Source: an optimization exercise on an open RTL-to-GDS flow (aim: small area). Production flows keep margins and buffers that such runs may drop. No functional check of the RTL was part of this run. Power and IR drop assume default switching activity.

File: design/flow/run.sh
#!/bin/bash
# synth_recipe.tcl (not shown) runs the flow's synth.tcl, then flattens the netlist and writes it again
# the make line also repeats each setting of config.mk as NAME=value (left out here)
make -C /OpenROAD-flow-scripts/flow DESIGN_CONFIG=/design/flow/config.mk WORK_HOME=/design/flow/orfs CLKGATE_MAP_FILE= SYNTH_SCRIPT=/design/flow/synth_recipe.tcl finish
File: design/flow/config.mk
export PLATFORM = sky130hd
export DESIGN_NAME = maindsp48a1
export DESIGN_NICKNAME = maindsp48a1
export VERILOG_FILES = /design/flow/design.v
export SDC_FILE = /design/flow/constraint.sdc
export NUM_CORES = 4
export LEC_CHECK = 0
export CAP_MARGIN = 20
export CORE_MARGIN = 2
export CORE_UTILIZATION = 40
export SLEW_MARGIN = 20
File: design/flow/constraint.sdc
create_clock -name core_clock -period 7.0 [get_ports {clk}]
set_input_delay 1.4000 -clock core_clock [delete_from_list [all_inputs] [get_ports {clk}]]
set_output_delay 1.4000 -clock core_clock [all_outputs]
set_load 0.01 [all_outputs]
File: design/flow/design.v
module bmux #(
parameter B_INPUT = "DIRECT" ,
parameter width = 18
)(
input [width-1:0] in0,
input [width-1:0] in1,
output [width-1:0] out
);
assign out = (B_INPUT=="DIRECT") ? in0 : in1;
endmodule
module carrycasecade #(
parameter CARRYINSEL = "OPMODE5" 
) (
input OPMODE5,
input cin,
output out
);
assign out = (CARRYINSEL== "OPMODE5") ? OPMODE5: (CARRYINSEL == "CARRYIN") ? cin : 0;
endmodule
module multiplier #(
parameter with1  = 18     ,
parameter widthmul = 36  
)(
input [with1-1:0] in1   ,
input [with1-1:0] in2   ,
output [widthmul-1:0]  out       
);
assign out = in1 * in2;
endmodule
module mux4x1 
(
input  [1:0] opmodemux      ,
input  [47:0]  in0    ,
input  [47:0 ]  in1   ,
input  [47:0 ]  in2   ,
output [47:0]  out   
);
assign out = (opmodemux==0) ? 0:
             (opmodemux==1) ?  in0:
             (opmodemux==2) ?  in1:
             in2;
endmodule
module mux_reg_sync #(
  parameter widthi = 18,
parameter REG_STATE = 1
)(
  input clk,
  input cei,
  input [widthi-1:0] in,
  input rst,
  output [widthi-1:0] out
);
reg [widthi-1:0] out_mux_reg;
assign out = (REG_STATE==1) ? out_mux_reg : in;
always @(posedge clk) begin
    if(rst) begin
      out_mux_reg <= 0;
    end else if(cei) begin
      out_mux_reg <= in;
    end
end
endmodule
module mux_reg_async #(
  parameter widthi = 18,
parameter REG_STATE = 1
)(
  input clk,
  input cei,
  input rst,
  input [widthi-1:0] in,
  output [widthi-1:0] out
);
reg [widthi-1:0] out_mux_reg;
assign out = (REG_STATE==1) ? out_mux_reg : in;
always @(posedge clk or posedge rst) begin
    if(rst) begin
      out_mux_reg <= 0;
    end else if (cei) begin
      out_mux_reg <= in;
    end
end
endmodule
module mux_reg_operation #(
  parameter widthi      =  18,
  parameter REG_STATE   =  1,        
  parameter RSTTYPE     = "SYNC"     
) (
  input clk,
  input cei,
  input rst,
  input [widthi-1:0] in,
  output [widthi-1:0] out
);
generate
    if(RSTTYPE=="SYNC") begin
      mux_reg_sync #(.REG_STATE(REG_STATE),.widthi(widthi)) 
      mux_reg_18bits( .cei(cei),.clk(clk),.rst(rst),.in(in),.out(out));
    end else begin
       mux_reg_async #(.REG_STATE(REG_STATE),.widthi(widthi)) 
       mux_reg_18bits( .cei(cei),.clk(clk),.rst(rst),.in(in),.out(out));
    end
endgenerate
endmodule
module post_adder#(
parameter width = 48
)(
input [width-1:0] in0,
input [width-1:0] in1,
input in2,
input opmodepostadd,
output [width-1:0] out,
output cout
);
assign {cout,out} = (opmodepostadd==0) ? (in0+in1+in2): (in0 - (in1+in2));
endmodule
module pre_adder #(
parameter width = 18   
)(
input [width-1:0] in1    ,
input [width-1:0] in2    ,
input opmodeadd         ,
input opsmodesel        ,
output [width-1:0]  out       
);
wire [width-1:0] pre_out ;
assign pre_out = (opmodeadd==0) ? (in1 + in2) : (in1 - in2);
assign out = (opsmodesel==1) ? (pre_out) : (in2);
endmodule
module maindsp48a1 #(
parameter width1       = 18                ,
parameter width2       = 48                ,
parameter width3       = 8                 ,
parameter width4       = 36                ,
parameter width5       = 1                 ,
parameter A0REG        = 0                 ,
parameter A1REG        = 1                 ,
parameter B0REG        = 0                 ,
parameter B1REG        = 1                 ,
parameter PREG         = 1                 ,
parameter CREG         = 1                 ,
parameter DREG         = 1                 ,
parameter MREG         = 1                 ,
parameter CARRYINREG   = 1                 ,
parameter CARRYOUTREG  = 1                 ,
parameter OPMODEREG    = 1                 ,
parameter CARRYINSEL   = "OPMODE5"         ,
parameter B_INPUT      = "DIRECT"          ,
parameter RSTTYPE      = "SYNC"         
)(
input [width1-1:0] A                       ,
input [width1-1:0] B                       ,
input [width1-1:0] D                       ,
input [width2-1:0] C                       ,
input [width1-1:0] BCIN                    ,
input [width2-1:0] PCIN                    ,
input [width3-1:0] OPMODE                  ,
input clk                                  ,
input CARRYIN                              ,
input RSTA                                 ,
input RSTB                                 ,
input RSTC                                 ,
input RSTCARRYIN                           , 
input RSTD                                 ,
input RSTM                                 ,
input RSTOPMODE                            ,
input RSTP                                 ,
input CEA                                  ,
input CEB                                  ,
input CEM                                  , 
input CEP                                  ,
input CEC                                  ,
input CED                                  ,
input CECARRYIN                            , 
input CEOPMODE                             ,
output  [width2-1:0] P                        ,
output  [width4-1:0] M                        ,
output  CARRYOUT                              ,
output  CARRYOUTF                             ,
output [width1-1:0] BCOUT                     ,
output [width2-1:0] PCOUT                
);
wire [width1-1:0] A0_wire                        ;
wire [width1-1:0] A1_wire                        ;
wire [width1-1:0] B0_wire                        ;
wire [width1-1:0] B0_wire2                       ;
wire [width1-1:0] D_wire                         ;
wire [width2-1:0] C_wire                         ;
wire [width3-1:0] W_OPMODE                       ;
wire [width1-1:0] pre_addout                     ;
wire [width1-1:0] pre_addoutreg                  ;
wire [width4-1:0] mout                           ;        
wire [width4-1:0] mreg                           ;         
wire [width2-1:0] muxout                         ;  
wire [width2-1:0] muxzout                        ;
wire              carryin                        ;
wire              carryinreg                     ;
wire [width2-1:0] ppostout                       ;
mux_reg_operation #( .widthi(width3), .REG_STATE(OPMODEREG), .RSTTYPE(RSTTYPE)) 
opmode(.clk(clk), .cei(CEOPMODE), .rst(RSTOPMODE),.in(OPMODE),.out(W_OPMODE));
bmux #(.B_INPUT(B_INPUT), .width(width1)) 
bin0(.in0(B), .in1(BCIN), .out(B0_wire));
mux_reg_operation #( .widthi(width1), .REG_STATE(B0REG), .RSTTYPE(RSTTYPE)) 
b0reg(.clk(clk), .cei(CEB), .rst(RSTB),.in(B0_wire),.out(B0_wire2));
mux_reg_operation #( .widthi(width1), .REG_STATE(DREG), .RSTTYPE(RSTTYPE)) 
d0reg(.clk(clk), .cei(CED), .rst(RSTD),.in(D),.out(D_wire));
pre_adder #(.width(width1))
preadding(.in1(D_wire), .in2(B0_wire2), .out(pre_addout), .opmodeadd(W_OPMODE[6]), .opsmodesel(W_OPMODE[4]));
mux_reg_operation #( .widthi(width1), .REG_STATE(B1REG), .RSTTYPE(RSTTYPE)) 
b1reg(.clk(clk), .cei(CEB), .rst(RSTB),.in(pre_addout),.out(pre_addoutreg));
mux_reg_operation #( .widthi(width1), .REG_STATE(A0REG), .RSTTYPE(RSTTYPE)) 
A0reg(.clk(clk), .cei(CEA), .rst(RSTA),.in(A),.out(A0_wire));
mux_reg_operation #( .widthi(width1), .REG_STATE(A1REG), .RSTTYPE(RSTTYPE)) 
a1reg(.clk(clk), .cei(CEA), .rst(RSTA),.in(A0_wire),.out(A1_wire));
mux_reg_operation #( .widthi(width2), .REG_STATE(CREG), .RSTTYPE(RSTTYPE)) 
c0reg(.clk(clk), .cei(CEC), .rst(RSTC),.in(C),.out(C_wire));
multiplier   #(.with1(width1),.widthmul(width4))
multip(.in1(A1_wire),.in2(pre_addoutreg),.out(mout));
mux_reg_operation #( .widthi(36), .REG_STATE(MREG), .RSTTYPE(RSTTYPE)) 
m0reg(.clk(clk), .cei(CEM), .rst(RSTM),.in(mout),.out(mreg));
mux4x1 muxx4(.opmodemux(W_OPMODE[1:0]),.in0({12'b0,mreg}),.in1(PCOUT),.in2({D_wire[11:0],A1_wire,pre_addoutreg}),.out(muxout));
mux4x1 muxz4(.opmodemux(W_OPMODE[3:2]),.in0(PCIN),.in1(PCOUT),.in2(C_wire),.out(muxzout));
carrycasecade #(.CARRYINSEL(CARRYINSEL))
carryinc(.cin(CARRYIN),.OPMODE5(W_OPMODE[5]),.out(carryin));
wire carryoutreg;
mux_reg_operation #( .widthi(width5), .REG_STATE(CARRYOUTREG), .RSTTYPE(RSTTYPE)) 
CYO(.clk(clk), .cei(CECARRYIN), .rst(RSTCARRYIN),.in(carryoutreg),.out(CARRYOUT));
post_adder #(.width(width2))
postadd(.opmodepostadd(W_OPMODE[7]),.in0(muxzout),.in1(muxout),.in2(carryinreg),.out(ppostout),.cout(carryoutreg));
mux_reg_operation #( .widthi(width5), .REG_STATE(CARRYINREG), .RSTTYPE(RSTTYPE)) 
carryincase(.clk(clk), .cei(CECARRYIN), .rst(RSTCARRYIN),.in(carryin),.out(carryinreg));
mux_reg_operation #( .widthi(width2), .REG_STATE(PREG), .RSTTYPE(RSTTYPE)) 
poutreg(.clk(clk), .cei(CEP), .rst(RSTP),.in(ppostout),.out(PCOUT));
assign CARRYOUTF = CARRYOUT           ;
assign BCOUT     = pre_addoutreg      ;
assign P         = PCOUT              ;
assign M         = mreg               ;
endmodule
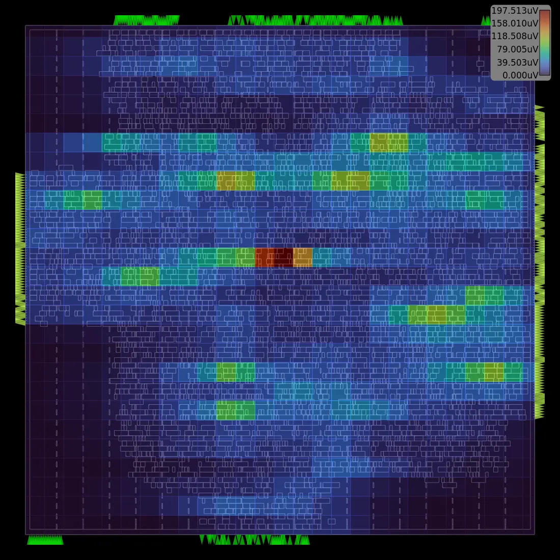
Figure 1: IR drop over the die.
Final Power: 5.08 mW
Psw: 2.22 mW
PD cells: 158 nW/µm²

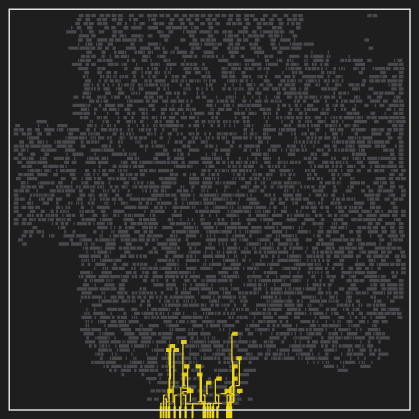
Figure 2: port wiring.
(1.5 px per µm)
`A` -> yellow  # bits 18, direction input, edge south, end cells 18, buffers 18, wire 553 µm
port bufs: 326
I/O Pins: 346

==> results.yml <==
cts:
  post_cts_buffers: 0
  root_buffer: "clkbuf_16"
  hold_buffers: 0
  h-tree-depth: 4
  cts_tree: "yes"
  clk_pin_slew_ns: 0.08
  post_cts_resized: 0
  clkSinkCount: 196
sta:
  worst-slew-pin-transition_ns: 1.11
  relSlewSlack_pct: 25.9
  fmax_ghz: 0.152
  finalHoldViolCount: 0
  rsz0062_at_grt: "false"
  fin_skew_ns: 0.0225
  finalSetupViolations: 0
  tns_ns: 0
  post-route-period-util_pct: 93.7
worst_hold_path:
  min_from: "c0reg.genblk1.mux_reg_18bits.out_mux_reg[6]"
  hold_end: "c0reg.genblk1.mux_reg_18bits.out_mux_reg[6]"
  hp-class: "register to register"
  hold_path_depth: 2
global_route:
  grt.total_usage_pct: 25.6
  grt_overflow: 0
  grt_pass1_wl_um: 139000
  antenna_found_initial: 2
  grt_max_degree: 52
synthesis:
  ys_warn_count: 6
  syn-cell-area_um2: 27500
  syn_nets: 4044
  synthCells: 3322
  ys_seq_area_share_pct: 14.3
  synth_async_sr_flop_share_pct: 0
  synthFlopType: "dfxtp_1"
  ys_types: 87
cells_and_area:
  utilization_pct: 47.0
  n_antenna_cell: 0
  area_delta_synth_final_pct: 16.7
  nets: 4239
detailed_routing:
  drc: 0
  routedWlPerCell_um: 20.6
  drtIter0Drc: 1719
  routed_wl_um: 90700
  postRouteAntennaNets: 0
critical_path:
  r2r_slack_ns: 0.44
  reg2reg_to: "m0reg.genblk1.mux_reg_18bits.out_mux_reg[34]"
  cp-endpoint: "m0reg.genblk1.mux_reg_18bits.out_mux_reg[34]"
  setup.worst_path.end_class: "register"
  cp.required_ns: 7.39
  start_kind: "register"
  rr_startpoint: "b1reg.genblk1.mux_reg_18bits.out_mux_reg[8]"
  worstSetupPathType: "register to register"
  startpoint: "b1reg.genblk1.mux_reg_18bits.out_mux_reg[8]"
placed_design:
  place_inst: 4378
power:
  intPower_mw: 2.85
  clockPowerShare_pct: 21.4
floorplanning:
  die_area_um2: 70800
  initial_core_util_pct: 40.2
  core_region_area_um2: 68300
run_status:
  status: "complete, no violations"
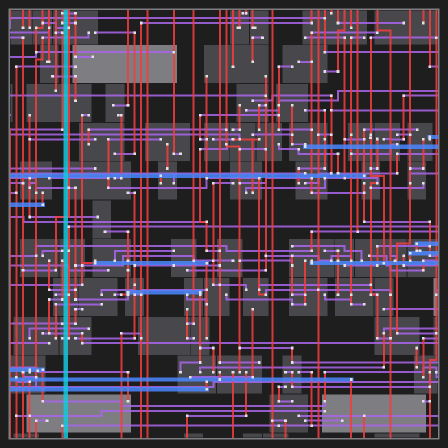
Figure 3: close-up of the layout.
Region (118, 171) to (148, 201) µm. Cells in gray, sequential cells in the stronger gray; small squares are vias.
met4 -> cyan
met3 -> blue
met1 -> purple
met2 -> red
most frequent = nor2_1 (7)
netlist names of flops here include = `poutreg.genblk1.mux_reg_18bits.out_mux_reg` (3)
sequential cells in the window = 3
cells with their middle in the window = 63

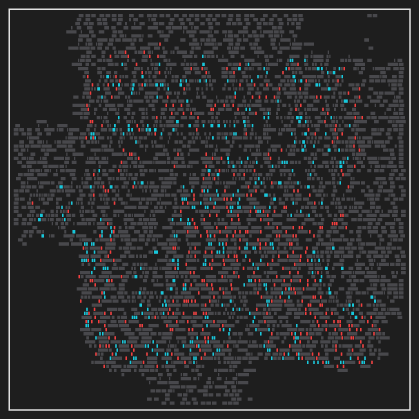
Figure 4: selected gate families.
(1.5 px per µm)
inverters -> red  # cells 445, most used inv_1
NAND gates -> cyan  # cells 373, most used nand2_1

[cell families after synthesis]
kind of cell,after synthesis,synth area share [%]
AND/OR/NAND/NOR,941,16.1
buffers and inverters,680,10.0
AO/OA/AOI/OAI,614,15.4
adder cells (fa/ha/maj),528,31.2
multiplexers,234,8.91
flip-flops,196,14.3
XOR/XNOR,129,4.11
[synth_stat cells, types with 6 or more instances]
cell type | instances | share of area, %
o21bai_1 | 22 | 0.60
a31oi_1 | 14 | 0.32
nand3_1 | 31 | 0.56
a22o_1 | 67 | 2.1
fa_1 | 261 | 19
buf_1 | 20 | 0.27
nor2b_1 | 32 | 0.73
mux2_2 | 86 | 3.5
a2111oi_0 | 6 | 0.19
nor2_1 | 287 | 3.9
a21oi_1 | 163 | 3.0
mux2i_1 | 148 | 5.4
dfxtp_1 | 196 | 14
and2_1 | 147 | 3.3
nand4_1 | 23 | 0.52
and3_1 | 7 | 0.16
xor2_1 | 37 | 1.2
inv_1 | 444 | 6.1
a21o_1 | 59 | 1.6
nand2b_1 | 28 | 0.64
or2_2 | 10 | 0.23
or3_1 | 10 | 0.23
a221oi_1 | 6 | 0.19
clkbuf_1 | 157 | 2.1
o31ai_1 | 13 | 0.35
o22ai_1 | 11 | 0.25
nand2_1 | 286 | 3.9
ha_1 | 267 | 12
a211oi_1 | 51 | 1.4
a311oi_1 | 7 | 0.22
o21ai_0 | 77 | 1.4
a22oi_1 | 20 | 0.55
buf_4 | 49 | 1.3
nor3_1 | 50 | 0.91
o21a_1 | 15 | 0.41
xnor2_1 | 92 | 2.9
o211ai_1 | 18 | 0.49
[worst max-delay path, cell delays in order (launching register included)]
cell and delay [ns]:
dfxtp_1 0.54, buf_4 0.26, and2_1 0.16, fa_1 0.40
inv_1 0.08, fa_1 0.43, fa_1 0.51, inv_1 0.06
fa_1 0.49, fa_1 0.49, inv_1 0.05, fa_1 0.51
inv_1 0.06, ha_1 0.35, inv_1 0.06, nor2_1 0.13
nand3_1 0.09, o211ai_1 0.37, a31oi_1 0.16, buf_4 0.17
o21ai_1 0.18, a21o_1 0.19, a311oi_1 0.13, or4b_1 0.48
o311ai_0 0.11
[cell usage in the layout (no fill, tap or decap), drive strengths merged, types with 90 or more instances in the layout]
cell | synthesis | final
fa | 261 | 261
mux2i | 148 | 148
inv | 444 | 450
and2 | 147 | 147
ha | 267 | 267
dfxtp | 196 | 196
nor2 | 287 | 287
a21oi | 164 | 164
xnor2 | 92 | 92
buf | 74 | 90
clkdlybuf4s50 | 0 | 321
nand2 | 286 | 286
[cell type report]
type	count	area, µm²
timing repair buffer	411	3910
multi-input combinational	2446	20800
clock inverter	15	204
inverter	445	1670
fill	6745	36300
clock buffer	17	425
tap	882	1100
sequential	196	3950
[power groups by stage]
stage	sequential (mW)	combinational [mW]	clock, mW
finish	1.38	2.61	1.09
global route	1.39	2.87	1.15
CTS	1.38	2.60	1.12
detailed placement	1.40	2.58	0
global placement	1.40	2.57	0
floorplan	1.33	1.75	0
[layer usage]
metal / routed length [µm] / GRT usage (%) / vias to the layer above
met1: 41000 / 34.9 / 11610
met4: 3330 / 9.64 / 0
met2: 40900 / 41.4 / 807
li1: - / - / 11383
met5: 0 / 0 / -
met3: 5540 / 3.19 / 135
[per-stage QoR]
step	hold slack, ns	worst slack (ns)	area, µm²
floorplan	0.454	0.657	27500
global placement	0.467	0.181	31400
detailed placement	0.476	0.0890	31400
CTS	0.499	0.0791	32000
global route	0.516	0.0882	32100
finish	0.491	0.442	32100

-- afterwards: timing with drivers on the ports --
Ports are ideal in the flow. The routed layout listed here was re-timed in OpenROAD.
Step 1, drivers: a clkbuf_16 drives clk and a buf_2 each remaining input, both assumed.
Step 2 times the ports against the registers' clock, not the clock port: input delays grow and output delays shrink by t, the midpoint of the rising clock arrivals with the driver on.
a / b / c = ideal / step 1 / step 2; a / b = the first two.
t, ns: 0.562
setup slack, ns: 0.442 / 0.442 / 0.442
worst data-port slew with drivers (ns): 0.11
After both steps this run still meets setup and hold. For this run, drivers alone change the setup slack by 0.000 ns; drivers and shift together by 0.000 ns.
